What follows belongs to an exercise in optimizing a design on an open flow for small area and a short achievable clock period; a production flow would make more cautious choices. Function was checked by simulation only, so behaviour that the tests miss may differ from the original. No activity file was given, so power comes from the tool's default toggle rates.

ir_map.png
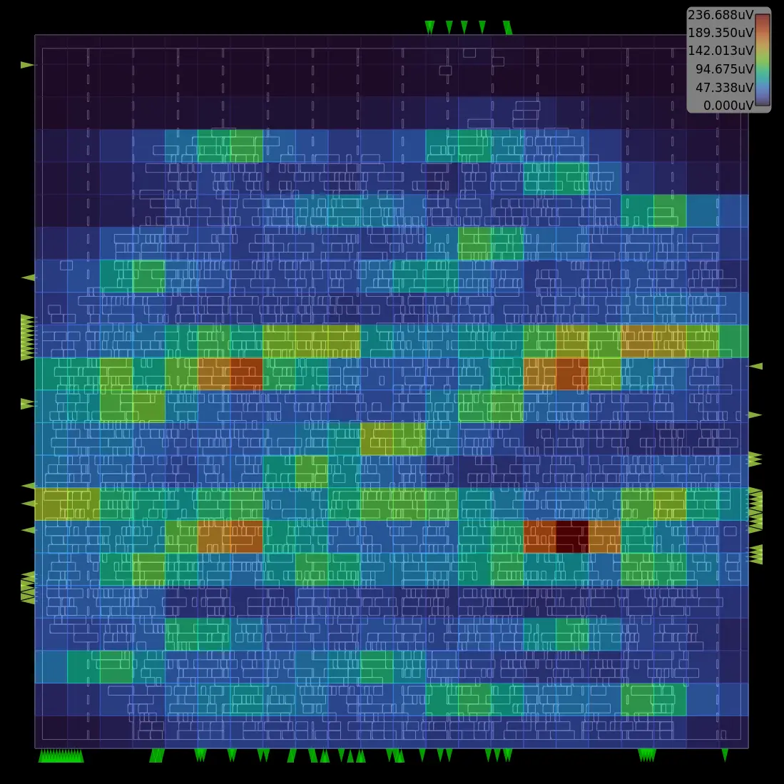
util_map.png
Scale: 1.5 px per um. The die is cut into 22 by 22 equal tiles; dark purple is low, yellow is high, 0 to 100% covered.
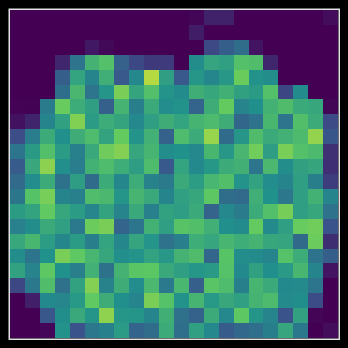
pinout.png
Scale: 1.5 px per um. Pins as bars across the die edge, other pins in grey.
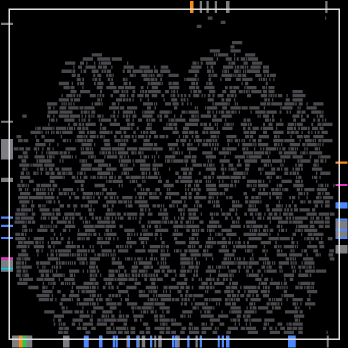
m3.png
Scale: 2 px per um.
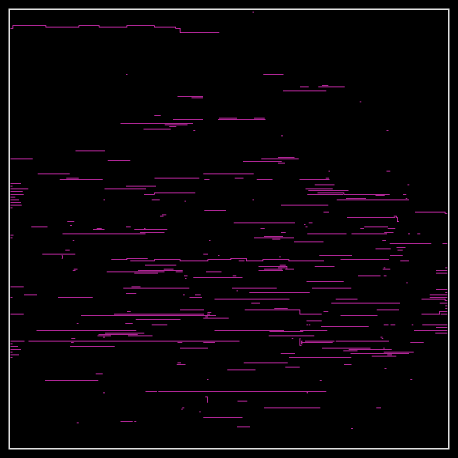
<file path="flow/config.mk">
export PLATFORM = sky130hd
export DESIGN_NAME = axi_led_rgb
export DESIGN_NICKNAME = axi_led_rgb
export VERILOG_FILES = /design/flow/design.v
export SDC_FILE = /design/flow/constraint.sdc
export NUM_CORES = 4
export LEC_CHECK = 0
export CAP_MARGIN = 20
export CORE_MARGIN = 2
export CORE_UTILIZATION = 40
export SLEW_MARGIN = 20
</file>
<file path="flow/constraint.sdc">
create_clock -name core_clock -period 5.0 [get_ports {aclk}]
set_input_delay 1.0000 -clock core_clock [delete_from_list [all_inputs] [get_ports {aclk}]]
set_output_delay 1.0000 -clock core_clock [all_outputs]
set_load 0.01 [all_outputs]
</file>
<file path="flow/design.v">
`timescale 1ns / 1ps
module led_rgb #(
        parameter INVERSE_MODE = 1
    )(
        input clk                       ,
        input resetn                    ,  
        input mode_r                    ,  
        input mode_g                    ,  
        input mode_b                    ,  
        input enable_r                  ,  
        input enable_g                  ,  
        input enable_b                  ,  
        input holded_r                  ,  
        input holded_g                  ,  
        input holded_b                  ,  
        input[31:0] duration_r          ,  
        input[31:0] duration_g          ,
        input[31:0] duration_b          ,
        output logic led_r_sts          , 
        output logic led_g_sts          ,
        output logic led_b_sts          ,
        output logic LED_R              ,  
        output logic LED_G              ,
        output logic LED_B               
    );
    typedef enum {
        IDLE_ST         ,  
        HOLD_ON_ST      ,  
        HOLD_OFF_ST     ,  
        LED_ON_ST          
    } fsm;
    fsm current_state_led_r;
    fsm current_state_led_g;
    fsm current_state_led_b;
    logic[ 31 : 0] led_r_timer;
    logic[ 31 : 0] led_g_timer;
    logic[ 31 : 0] led_b_timer;
    always_ff @(posedge clk) begin : current_state_led_r_processing 
        if (resetn == 0)
            current_state_led_r <= IDLE_ST;
        else
            case(current_state_led_r)
                IDLE_ST :
                    if (enable_r == 1)
                        if (mode_r == 1)
                            current_state_led_r <= HOLD_ON_ST;
                        else
                            current_state_led_r <= LED_ON_ST;
                HOLD_ON_ST :
                    if (led_r_timer >= duration_r)
                        current_state_led_r <= HOLD_OFF_ST;
                HOLD_OFF_ST :
                    if (led_r_timer >= duration_r)
                        if (holded_r == 1)
                            current_state_led_r <= HOLD_ON_ST;
                        else
                            current_state_led_r <= IDLE_ST;
                LED_ON_ST : 
                    if (enable_r == 0)
                        current_state_led_r <= IDLE_ST;
            endcase
    end 
    always_ff @(posedge clk) begin : current_state_led_g_processing 
        if (resetn == 0)
            current_state_led_g <= IDLE_ST;
        else
            case(current_state_led_g)
                IDLE_ST :
                    if (enable_g == 1)
                        if (mode_g == 1)
                            current_state_led_g <= HOLD_ON_ST;
                        else
                            current_state_led_g <= LED_ON_ST;
                HOLD_ON_ST :
                    if (led_g_timer >= duration_g)
                        current_state_led_g <= HOLD_OFF_ST;
                HOLD_OFF_ST :
                    if (led_g_timer >= duration_g)
                        if (holded_g == 1)
                            current_state_led_g <= HOLD_ON_ST;
                        else
                            current_state_led_g <= IDLE_ST;
                LED_ON_ST : 
                    if (enable_g == 0)
                        current_state_led_g <= IDLE_ST;
            endcase
    end 
    always_ff @(posedge clk) begin : current_state_led_b_processing 
        if (resetn == 0)
            current_state_led_b <= IDLE_ST;
        else
            case(current_state_led_b)
                IDLE_ST :
                    if (enable_b == 1)
                        if (mode_b == 1)
                            current_state_led_b <= HOLD_ON_ST;
                        else
                            current_state_led_b <= LED_ON_ST;
                HOLD_ON_ST :
                    if (led_b_timer >= duration_b)
                        current_state_led_b <= HOLD_OFF_ST;
                HOLD_OFF_ST :
                    if (led_b_timer >= duration_b)
                        if (holded_b == 1)
                            current_state_led_b <= HOLD_ON_ST;
                        else
                            current_state_led_b <= IDLE_ST;
                LED_ON_ST : 
                    if (enable_b == 0)
                        current_state_led_b <= IDLE_ST;
            endcase
    end 
    always_ff @(posedge clk) begin : led_r_timer_processing 
        if (resetn == 0)
            led_r_timer <= '0;
        else
            case (current_state_led_r)
                IDLE_ST : 
                    led_r_timer <= '0;
                HOLD_ON_ST : 
                    if (led_r_timer < duration_r)
                        led_r_timer <= led_r_timer + 1;
                    else
                        led_r_timer <= '0;
                HOLD_OFF_ST: 
                    if (led_r_timer < duration_r)
                        led_r_timer <= led_r_timer + 1;
                    else
                        led_r_timer <= '0;
                default :
                    led_r_timer <= '0;
            endcase  
    end 
    always_ff @(posedge clk) begin : led_g_timer_processing 
        if (resetn == 0)
            led_g_timer <= '0;
        else
            case (current_state_led_g)
                IDLE_ST : 
                    led_g_timer <= '0;
                HOLD_ON_ST : 
                    if (led_g_timer < duration_g)
                        led_g_timer <= led_g_timer + 1;
                    else
                        led_g_timer <= '0;
                HOLD_OFF_ST: 
                    if (led_g_timer < duration_g)
                        led_g_timer <= led_g_timer + 1;
                    else
                        led_g_timer <= '0;
                default :
                    led_g_timer <= '0;
            endcase  
    end 
    always_ff @(posedge clk) begin : led_b_timer_processing 
        if (resetn == 0)
            led_b_timer <= '0;
        else
            case (current_state_led_b)
                IDLE_ST : 
                    led_b_timer <= '0;
                HOLD_ON_ST : 
                    if (led_b_timer < duration_b)
                        led_b_timer <= led_b_timer + 1;
                    else
                        led_b_timer <= '0;
                HOLD_OFF_ST: 
                    if (led_b_timer < duration_b)
                        led_b_timer <= led_b_timer + 1;
                    else
                        led_b_timer <= '0;
                default :
                    led_b_timer <= '0;
            endcase  
    end 
    generate
        if (INVERSE_MODE == 0) 
            always_comb begin : led_assignment_direct
                if (current_state_led_r == HOLD_ON_ST || current_state_led_r == LED_ON_ST)
                    LED_R = 1'b1;
                else
                    LED_R = 1'b0;
                if (current_state_led_g == HOLD_ON_ST || current_state_led_g == LED_ON_ST)
                    LED_G = 1'b1;
                else
                    LED_G = 1'b0;
                if (current_state_led_b == HOLD_ON_ST || current_state_led_b == LED_ON_ST)
                    LED_B = 1'b1;
                else
                    LED_B = 1'b0;
            end 
        if (INVERSE_MODE == 1)
            always_comb begin : led_assignment_direct
                if (current_state_led_r == HOLD_ON_ST || current_state_led_r == LED_ON_ST)
                    LED_R = 1'b0;
                else
                    LED_R = 1'b1;
                if (current_state_led_g == HOLD_ON_ST || current_state_led_g == LED_ON_ST)
                    LED_G = 1'b0;
                else
                    LED_G = 1'b1;
                if (current_state_led_b == HOLD_ON_ST || current_state_led_b == LED_ON_ST)
                    LED_B = 1'b0;
                else
                    LED_B = 1'b1;
            end
    endgenerate
    always_comb begin : led_r_sts_processing 
        if (current_state_led_r == IDLE_ST)
            led_r_sts <= 1'b0;
        else
            led_r_sts <= 1'b1;
    end 
    always_comb begin : led_g_sts_processing 
        if (current_state_led_g == IDLE_ST)
            led_g_sts <= 1'b0;
        else
            led_g_sts <= 1'b1;
    end 
    always_comb begin : led_b_sts_processing 
        if (current_state_led_b == IDLE_ST)
            led_b_sts <= 1'b0;
        else
            led_b_sts <= 1'b1;
    end 
endmodule
`timescale 1ps/1ps
module led_rgb_s_axi_lite_if (
    input                    aclk          ,
    input                    aresetn       ,
    input   [  4 : 0 ]       awaddr        ,
    input   [  2 : 0 ]       awprot        ,  
    input                    awvalid       ,
    output logic             awready       ,
    input   [ 31 : 0 ]       wdata         ,
    input   [  3 : 0 ]       wstrb         ,  
    input                    wvalid        ,
    output logic             wready        ,
    output logic  [  1 : 0 ] bresp         ,
    output logic             bvalid        ,
    input                    bready        ,
    input   [  4 : 0 ]       araddr        ,
    input   [  2 : 0 ]       arprot        ,
    input                    arvalid       ,
    output logic             arready       ,
    output logic  [ 31 : 0 ] rdata         ,
    output logic  [  1 : 0 ] rresp         ,
    output logic             rvalid        ,
    input                    rready        ,
    output logic             user_resetn              ,  
    output logic             mode_r                    ,  
    output logic             mode_g                    ,  
    output logic             mode_b                    ,  
    output logic             enable_r                  ,  
    output logic             enable_g                  ,  
    output logic             enable_b                  ,  
    output logic             holded_r                  ,  
    output logic             holded_g                  ,  
    output logic             holded_b                  ,  
    output logic            [31:0] duration_r          ,  
    output logic            [31:0] duration_g          ,
    output logic            [31:0] duration_b          ,
    input                   led_r_sts          , 
    input                   led_g_sts          ,
    input                   led_b_sts           
);
    localparam integer ADDR_LSB = 2;
    localparam integer ADDR_OPT = 2;
    logic [31:0]reg_0;
    logic [31:0]reg_1;
    logic [31:0]reg_2;
    logic [31:0]reg_3;
    logic [31:0]reg_4;
    logic [31:0]reg_5;
    logic [31:0]reg_6;
    logic aw_en;
    always_comb begin : user_logic_assignment_group
        user_resetn <= reg_0[0];
        mode_r      <= reg_1[0];
        enable_r    <= reg_1[1];
        holded_r    <= reg_1[2];
        duration_r  <= reg_2;
        mode_g      <= reg_3[0];
        enable_g    <= reg_3[1];
        holded_g    <= reg_3[2];
        duration_g  <= reg_4;
        mode_b      <= reg_5[0];
        enable_b    <= reg_5[1];
        holded_b    <= reg_5[2];
        duration_b  <= reg_6;
    end 
    always_ff @(posedge aclk) begin : from_user_logic_assignment 
        reg_0[1] <= led_r_sts;
        reg_0[2] <= led_g_sts;
        reg_0[3] <= led_b_sts;
    end 
    always_ff @(posedge aclk) begin : aw_en_processing 
        if (!aresetn) 
            aw_en <= 1'b1;
        else
            if (!awready & awvalid & wvalid & aw_en)
                aw_en <= 1'b0;
            else
                if (bready & bvalid)
                    aw_en <= 1'b1;
    end 
    always_ff @(posedge aclk) begin : awready_processing 
        if (!aresetn)
            awready <= 1'b0;
        else
            if (!awready & awvalid & wvalid & aw_en)
                awready <= 1'b1;
            else 
                awready <= 1'b0;
    end 
    always_ff @(posedge aclk) begin : wready_processing 
        if (!aresetn)
            wready <= 1'b0;
        else
            if (!wready & wvalid & awvalid & aw_en)
                wready <= 1'b1;
            else
                wready <= 1'b0;
    end 
    always_ff @(posedge aclk) begin : bvalid_processing
        if (!aresetn)
            bvalid <= 1'b0;
        else
            if (wvalid & wready & awvalid & awready & ~bvalid)
                bvalid <= 1'b1;
            else
                if (bvalid & bready)
                    bvalid <= 1'b0;
    end 
    always_ff @(posedge aclk) begin : arready_processing 
        if (!aresetn)
            arready <= 1'b0;
        else
            if (!arready & arvalid)
                arready <= 1'b1;
            else
                arready <= 1'b0;
    end
    always_ff @(posedge aclk) begin : rvalid_processing
        if (!aresetn)
            rvalid <= 1'b0;
        else
            if (arvalid & arready & ~rvalid)
                rvalid <= 1'b1;
            else 
                if (rvalid & rready)
                    rvalid <= 1'b0;
    end 
    always_ff @(posedge aclk) begin : rdata_processing 
        if (!aresetn)
            rdata <= '0;
        else
            if (arvalid & arready & ~rvalid)
                case (araddr[(ADDR_OPT + ADDR_LSB) : ADDR_LSB]) 
                    'h0 : rdata <= reg_0;
                    'h1 : rdata <= reg_1;
                    'h2 : rdata <= reg_2;
                    'h3 : rdata <= reg_3;
                    'h4 : rdata <= reg_4;
                    'h5 : rdata <= reg_5;
                    'h6 : rdata <= reg_6;
                    default : rdata <= rdata;
                endcase  
    end 
    always_ff @(posedge aclk) begin : rresp_processing 
        if (!aresetn) 
            rresp <= '0;
        else
            if (arvalid & arready & ~rvalid)
                case (araddr[(ADDR_OPT + ADDR_LSB) : ADDR_LSB])
                    'h0 : rresp <= '0;
                    'h1 : rresp <= '0;
                    'h2 : rresp <= '0;
                    'h3 : rresp <= '0;
                    'h4 : rresp <= '0;
                    'h5 : rresp <= '0;
                    'h6 : rresp <= '0;
                    default : rresp <= 'b10;
                endcase;  
    end                     
    always_ff @(posedge aclk) begin : bresp_processing
        if (!aresetn)
            bresp <= '0;
        else
            if (awvalid & awready & wvalid & wready & ~bvalid)
                if (awaddr >= 0 | awaddr <= 6 )
                    bresp <= '0;
                else
                    bresp <= 'b10;
    end
    always_ff @(posedge aclk) begin : reg_0_processing 
        if (!aresetn) 
        begin
            reg_0[31:4] <= 'b0;
            reg_0[0] <= 'b0;
        end 
        else
            if (awvalid & awready & wvalid & wready)
                if (awaddr[(ADDR_OPT + ADDR_LSB) : ADDR_LSB] == 'h00)
                begin
                    reg_0[31:4] <= wdata[31:4];
                    reg_0[0] <= wdata[0];
                end 
        end 
    always_ff @(posedge aclk) begin : reg_1_processing 
        if (!aresetn)
            reg_1 <= 'b0;
        else
            if (awvalid & awready & wvalid & wready)
                if (awaddr[(ADDR_OPT + ADDR_LSB) : ADDR_LSB] == 'h01)
                    reg_1[31:0] <= wdata[31:0];
        end 
    always_ff @(posedge aclk) begin : reg_2_processing 
        if (!aresetn)
            reg_2 <= 'b0;
        else
            if (awvalid & awready & wvalid & wready)
                if (awaddr[(ADDR_OPT + ADDR_LSB) : ADDR_LSB] == 'h02)
                    reg_2 <= wdata;
        end 
    always_ff @(posedge aclk) begin : reg_3_processing 
        if (!aresetn)
            reg_3 <= 'b0;
        else
            if (awvalid & awready & wvalid & wready)
                if (awaddr[(ADDR_OPT + ADDR_LSB) : ADDR_LSB] == 'h03)
                    reg_3 <= wdata;
        end 
    always_ff @(posedge aclk) begin : reg_4_processing 
        if (!aresetn)
            reg_4 <= 'b0;
        else
            if (awvalid & awready & wvalid & wready)
                if (awaddr[(ADDR_OPT + ADDR_LSB) : ADDR_LSB] == 'h04)
                    reg_4 <= wdata;
        end 
    always_ff @(posedge aclk) begin : reg_5_processing 
        if (!aresetn)
            reg_5 <= 'b0;
        else
            if (awvalid & awready & wvalid & wready)
                if (awaddr[(ADDR_OPT + ADDR_LSB) : ADDR_LSB] == 'h05)
                    reg_5 <= wdata;
        end 
    always_ff @(posedge aclk) begin : reg_6_processing 
        if (!aresetn)
            reg_6 <= 'b0;
        else
            if (awvalid & awready & wvalid & wready)
                if (awaddr[(ADDR_OPT + ADDR_LSB) : ADDR_LSB] == 'h06)
                    reg_6 <= wdata;
        end 
endmodule
`timescale 1ps / 1ps
module axi_led_rgb #(
    parameter INVERSE_MODE = 1
)(
    input                    aclk          ,
    input                    aresetn       ,
    input   [  4 : 0 ]       awaddr        ,
    input   [  2 : 0 ]       awprot        ,  
    input                    awvalid       ,
    output logic             awready       ,
    input   [ 31 : 0 ]       wdata         ,
    input   [  3 : 0 ]       wstrb         ,  
    input                    wvalid        ,
    output logic             wready        ,
    output logic  [  1 : 0 ] bresp         ,
    output logic             bvalid        ,
    input                    bready        ,
    input   [  4 : 0 ]       araddr        ,
    input   [  2 : 0 ]       arprot        ,
    input                    arvalid       ,
    output logic             arready       ,
    output logic  [ 31 : 0 ] rdata         ,
    output logic  [  1 : 0 ] rresp         ,
    output logic             rvalid        ,
    input                    rready        ,
    output logic             LED_R         ,  
    output logic             LED_G         ,
    output logic             LED_B          
);
    logic user_resetn           ;
    logic mode_r                ;
    logic mode_g                ;
    logic mode_b                ;
    logic enable_r              ;
    logic enable_g              ;
    logic enable_b              ;
    logic holded_r              ;
    logic holded_g              ;
    logic holded_b              ;
    logic [31:0] duration_r     ;
    logic [31:0] duration_g     ;
    logic [31:0] duration_b     ;
    logic led_r_sts             ;
    logic led_g_sts             ;
    logic led_b_sts             ;
    led_rgb_s_axi_lite_if  led_rgb_s_axi_lite_if_inst (
        .aclk         (aclk)    ,
        .aresetn      (aresetn) ,
        .awaddr       (awaddr)  ,
        .awprot       (awprot)  ,  
        .awvalid      (awvalid) ,
        .awready      (awready) ,
        .wdata        (wdata)   ,
        .wstrb        (wstrb)   ,  
        .wvalid       (wvalid)  ,
        .wready       (wready)  ,
        .bresp        (bresp)   ,
        .bvalid       (bvalid)  ,
        .bready       (bready)  ,
        .araddr       (araddr)  ,
        .arprot       (arprot)  ,
        .arvalid      (arvalid) ,
        .arready      (arready) ,
        .rdata        (rdata)   ,
        .rresp        (rresp)   ,
        .rvalid       (rvalid)  ,
        .rready       (rready)  ,
        .user_resetn  (user_resetn),
        .mode_r       (mode_r),
        .mode_g       (mode_g),
        .mode_b       (mode_b),
        .enable_r     (enable_r),
        .enable_g     (enable_g),
        .enable_b     (enable_b),
        .holded_r     (holded_r),
        .holded_g     (holded_g),
        .holded_b     (holded_b),
        .duration_r   (duration_r),
        .duration_g   (duration_g),
        .duration_b   (duration_b),
        .led_r_sts    (led_r_sts),
        .led_g_sts    (led_g_sts),
        .led_b_sts    (led_b_sts) 
    );
    led_rgb #(
        INVERSE_MODE 
    )led_rgb_inst
    (
        .clk        (aclk),
        .resetn     (user_resetn),
        .mode_r     (mode_r),
        .mode_g     (mode_g),
        .mode_b     (mode_b),
        .enable_r   (enable_r),
        .enable_g   (enable_g),
        .enable_b   (enable_b),
        .holded_r   (holded_r),
        .holded_g   (holded_g),
        .holded_b   (holded_b),
        .duration_r (duration_r),
        .duration_g (duration_g),
        .duration_b (duration_b),
        .led_r_sts  (led_r_sts),
        .led_g_sts  (led_g_sts),
        .led_b_sts  (led_b_sts),
        .LED_R      (LED_R)             ,  
        .LED_G      (LED_G)             ,
        .LED_B      (LED_B)              
    );
endmodule
</file>
<file path="flow/run.sh">
#!/bin/bash
# synth_recipe.tcl (not shown) runs the flow's synth.tcl, then flattens the netlist and writes it again
# the make line also repeats each setting of config.mk as NAME=value (left out here)
make -C /OpenROAD-flow-scripts/flow DESIGN_CONFIG=/design/flow/config.mk WORK_HOME=/design/flow/orfs CLKGATE_MAP_FILE= SYNTH_SCRIPT=/design/flow/synth_recipe.tcl finish
</file>
==> run notes <==
Mapped Cells=2302; Slowest Stage Delay on Critical Path=approximately 0.75 ns; worst r2r src=led_rgb_s_axi_lite_if_inst.reg_6[15]; placed cell count=around 2.9k; CP startpoint kind=primary input; crit path launch=awvalid; most frequent cells after synthesis=547 x nand2_1, 365 x dfxtp_1, 228 x a21boi_0, 173 x nor2_1, 118 x inv_1; Post-CTS Hold Fix Bufs=0; layout cells sized above 1=approximately 5%; initial antenna violation count=3; die area=about 48000 sq um; final setup vio count=0; H-tree levels=2; slew margin rel.=about a third; clock-pin slew on the worst setup and hold paths=approximately 0.06 ns; met3 Use GR=3.20%; combinational group share of total power=under 10%; total clock sinks=365; sw frac=between 20 and 25%; Seq power=roughly 2.9 mW; Worst Tran Pin Value=between 1 and 1.5 ns; Initial DRT Pass Iterations=6; Yosys top cell area share=between 30% and 40%; post-place setup slack=around 1.3 ns; Longest Clk Path Bufs=3; fin cells=2956; f_max=~0.31 GHz; met1 Usage GRT=~30%; DRT iter0 DRCs=1228; CP Capture Type=register; largest net degree at the start of global routing=~170; cell family with most CP delay=simple AND/OR/NAND/NOR gates; Worst Skew=0.0168 ns; post-placement cell area=19800 sq um; area leader, netlist=dfxtp_1; Post-synth ARST share=0%; total combinational power=320 uW; Crit Path Max Fanout=17; Post-route DRC=0; power share of the clock group=between 40% and 50%; antenna viol nets, final=0; hold crit path type=register to register; I/O Pins=slightly above 100; Synth Flop Type=dfxtp_1; Syn Std Cell Area=between 15000 and 20000 sq um; drt total wl=about 56000 um; wl on met1=approximately 25000 um; VDD IR max=0.262 mV; critical path cell sequence=clkdlybuf4s50_1, nand4_2, inv_2, nand2_1, nor3b_4, buf_4, nand2_1, a21boi_0; global-route wire length before repair=87100 um; post-layout min period=~3.2 ns; worst setup path class=primary input to register; ranking of synthesized cells by area=dfxtp_1 40%, nand2_1 11%, a21boi_0 9.3%; Sw Pwr=1.40 mW; Hold Crit Start=led_rgb_s_axi_lite_if_inst.arready; part of the power in registers=between 40% and 50%; Final WS setup=about 1.8 ns; routed vias/inst=~5.4; Leak Pwr=7.37 nW; crit share post-route=between 60 and 70%; Biggest consumer=registers; Final Hold Viols=0; RSZ-0062 raised after global routing=no; number of post-CTS setup repair buffers=0; met2 WL=25700 um; status=finished clean; met2 Resource Use GR=about 38%; most frequent cell after synthesis=nand2_1; vias in the first global route=between 15k and 20k; post-CTS sizing=0; Synth-to-Final Area Change=14.1%; nets@finish=around 2.5k; DR WL/cell=between 15 and 20 um; row cnt=between 70 and 80; Synth warnings=2; synth unique cells=63
About ir_map.png:
PwrDens: 288 nW/um^2
Power Total: 6.08 mW
Power Internal: 4.68 mW

About util_map.png:
fullest tile	89%
nearly empty tiles	19%
mean over tiles	42%
tiles over 75% full	5.8%
emptiest ninth of the die	upper left
core area: 45500 sq um
Starting Density: 40.7%
final cell utilization of the core: 46.4%

About pinout.png:
colour	port	pins	direction	edge
cyan	bready	1	input	left
orange	awaddr	5	input	2 bottom, 2 top, 1 right
blue	rdata	32	output	23 bottom, 6 right, 3 left
green	awprot	3	input	bottom
magenta	rresp	2	output	1 right, 1 left
all pins by edge	52 bottom, 24 left, 19 right, 8 top
Die Wd: 219 um
die extent in y: 219 um
Port Buf Inserts: 85

About m3.png:
longest straight run	105 um
nets with wire on the layer	174

[cells in the final DEF (no fill, tap or decap), types with 6 or more instances in the layout]
cell type	Yosys	routed
nand2_1	547	547
dfxtp_1	365	365
a21boi_0	228	228
nor2_1	173	173
inv_1	118	118
ha_1	111	111
a21oi_1	82	82
clkdlybuf4s50_1	0	82
o21ai_0	72	72
xor2_1	62	62
nand3_1	48	48
clkbuf_16	0	41
o211ai_1	40	40
nand4_1	34	34
buf_4	3	30
xnor2_1	26	26
a21boi_1	25	24
a221oi_1	19	19
o211a_1	19	19
nor3_1	16	16
and3_1	16	16
clkbuf_1	98	14
and2_1	13	13
a22oi_1	11	11
and4_1	11	11
o2111ai_1	10	10
clkbuf_8	0	10
o22ai_1	9	9
nand2b_1	8	8
o31ai_1	8	8
nor2b_1	8	7
a22o_1	7	7
nor4_1	7	6
mux2i_1	6	6
[final cells by class]
| type | instances | area [sq um] |
|---|---|---|
| inverters | 120 | 450 |
| fillers | 4493 | 24400 |
| clock buffers | 65 | 1220 |
| flip-flops and latches | 365 | 7310 |
| diodes | 2 | 5.00 |
| clock inverters | 2 | 10.0 |
| repair buffers | 118 | 1130 |
| well taps | 600 | 751 |
| multi-input cells | 1684 | 10200 |
[kinds of logic (layout without fill, tap and decap cells)]
kind of cell / after synthesis / count (layout) / share of synthesized area (%)
multiplexers: 7 / 7 / 0.386
other: 1 / 5 / 0.0203
AND/OR/NAND/NOR: 912 / 912 / 21.5
XOR/XNOR: 88 / 88 / 4.17
buffers and inverters: 255 / 305 / 5.47
AO/OA/AOI/OAI: 563 / 563 / 21.4
adder cells (fa/ha/maj): 111 / 111 / 7.51
flip-flops: 365 / 365 / 39.5
[per-stage QoR]
stage,hold slack [ns],util [%]
floorplan,0.425,-
global placement,0.420,43.6
detailed placement,0.442,43.6
CTS,0.450,46.3
global route,0.463,46.4
finish,0.443,46.4
[worst paths after layout]
| path | to | slack, ns | depth (start not counted) |
|---|---|---|---|
| min reg2reg | led_rgb_s_axi_lite_if_inst.arready | 0.44 | 1 |
| max | led_rgb_s_axi_lite_if_inst.reg_5[21] | 1.78 | 8 |
| max reg2reg | led_rgb_inst.led_b_timer[5] | 2.06 | 9 |
| min | led_rgb_s_axi_lite_if_inst.arready | 0.44 | 1 |

-- port drivers added, routing unchanged --
Ports are ideal in the flow. The routed layout listed here was re-timed in OpenROAD. Step 1, drivers: a clkbuf_16 drives aclk and a buf_2 each remaining input, both assumed. Step 2 moves the port delays by t, midway between the first and last clock arrival at a register: inputs arrive t later, outputs are due t later. That takes back most of the time a late clock gives input paths. Slacks: no drivers / after step 1 / after step 2; pairs: no drivers / after step 1.
t (ns): 0.591
setup slack, ns: 1.783 / 1.783 / 1.222
worst setup path after step 2: input to register
worst register clock-pin slew, ns: 0.06 / 0.06
After both steps this run still meets setup and hold. The setup slack of this run moves by 0.000 ns with the drivers and by -0.561 ns with both steps.
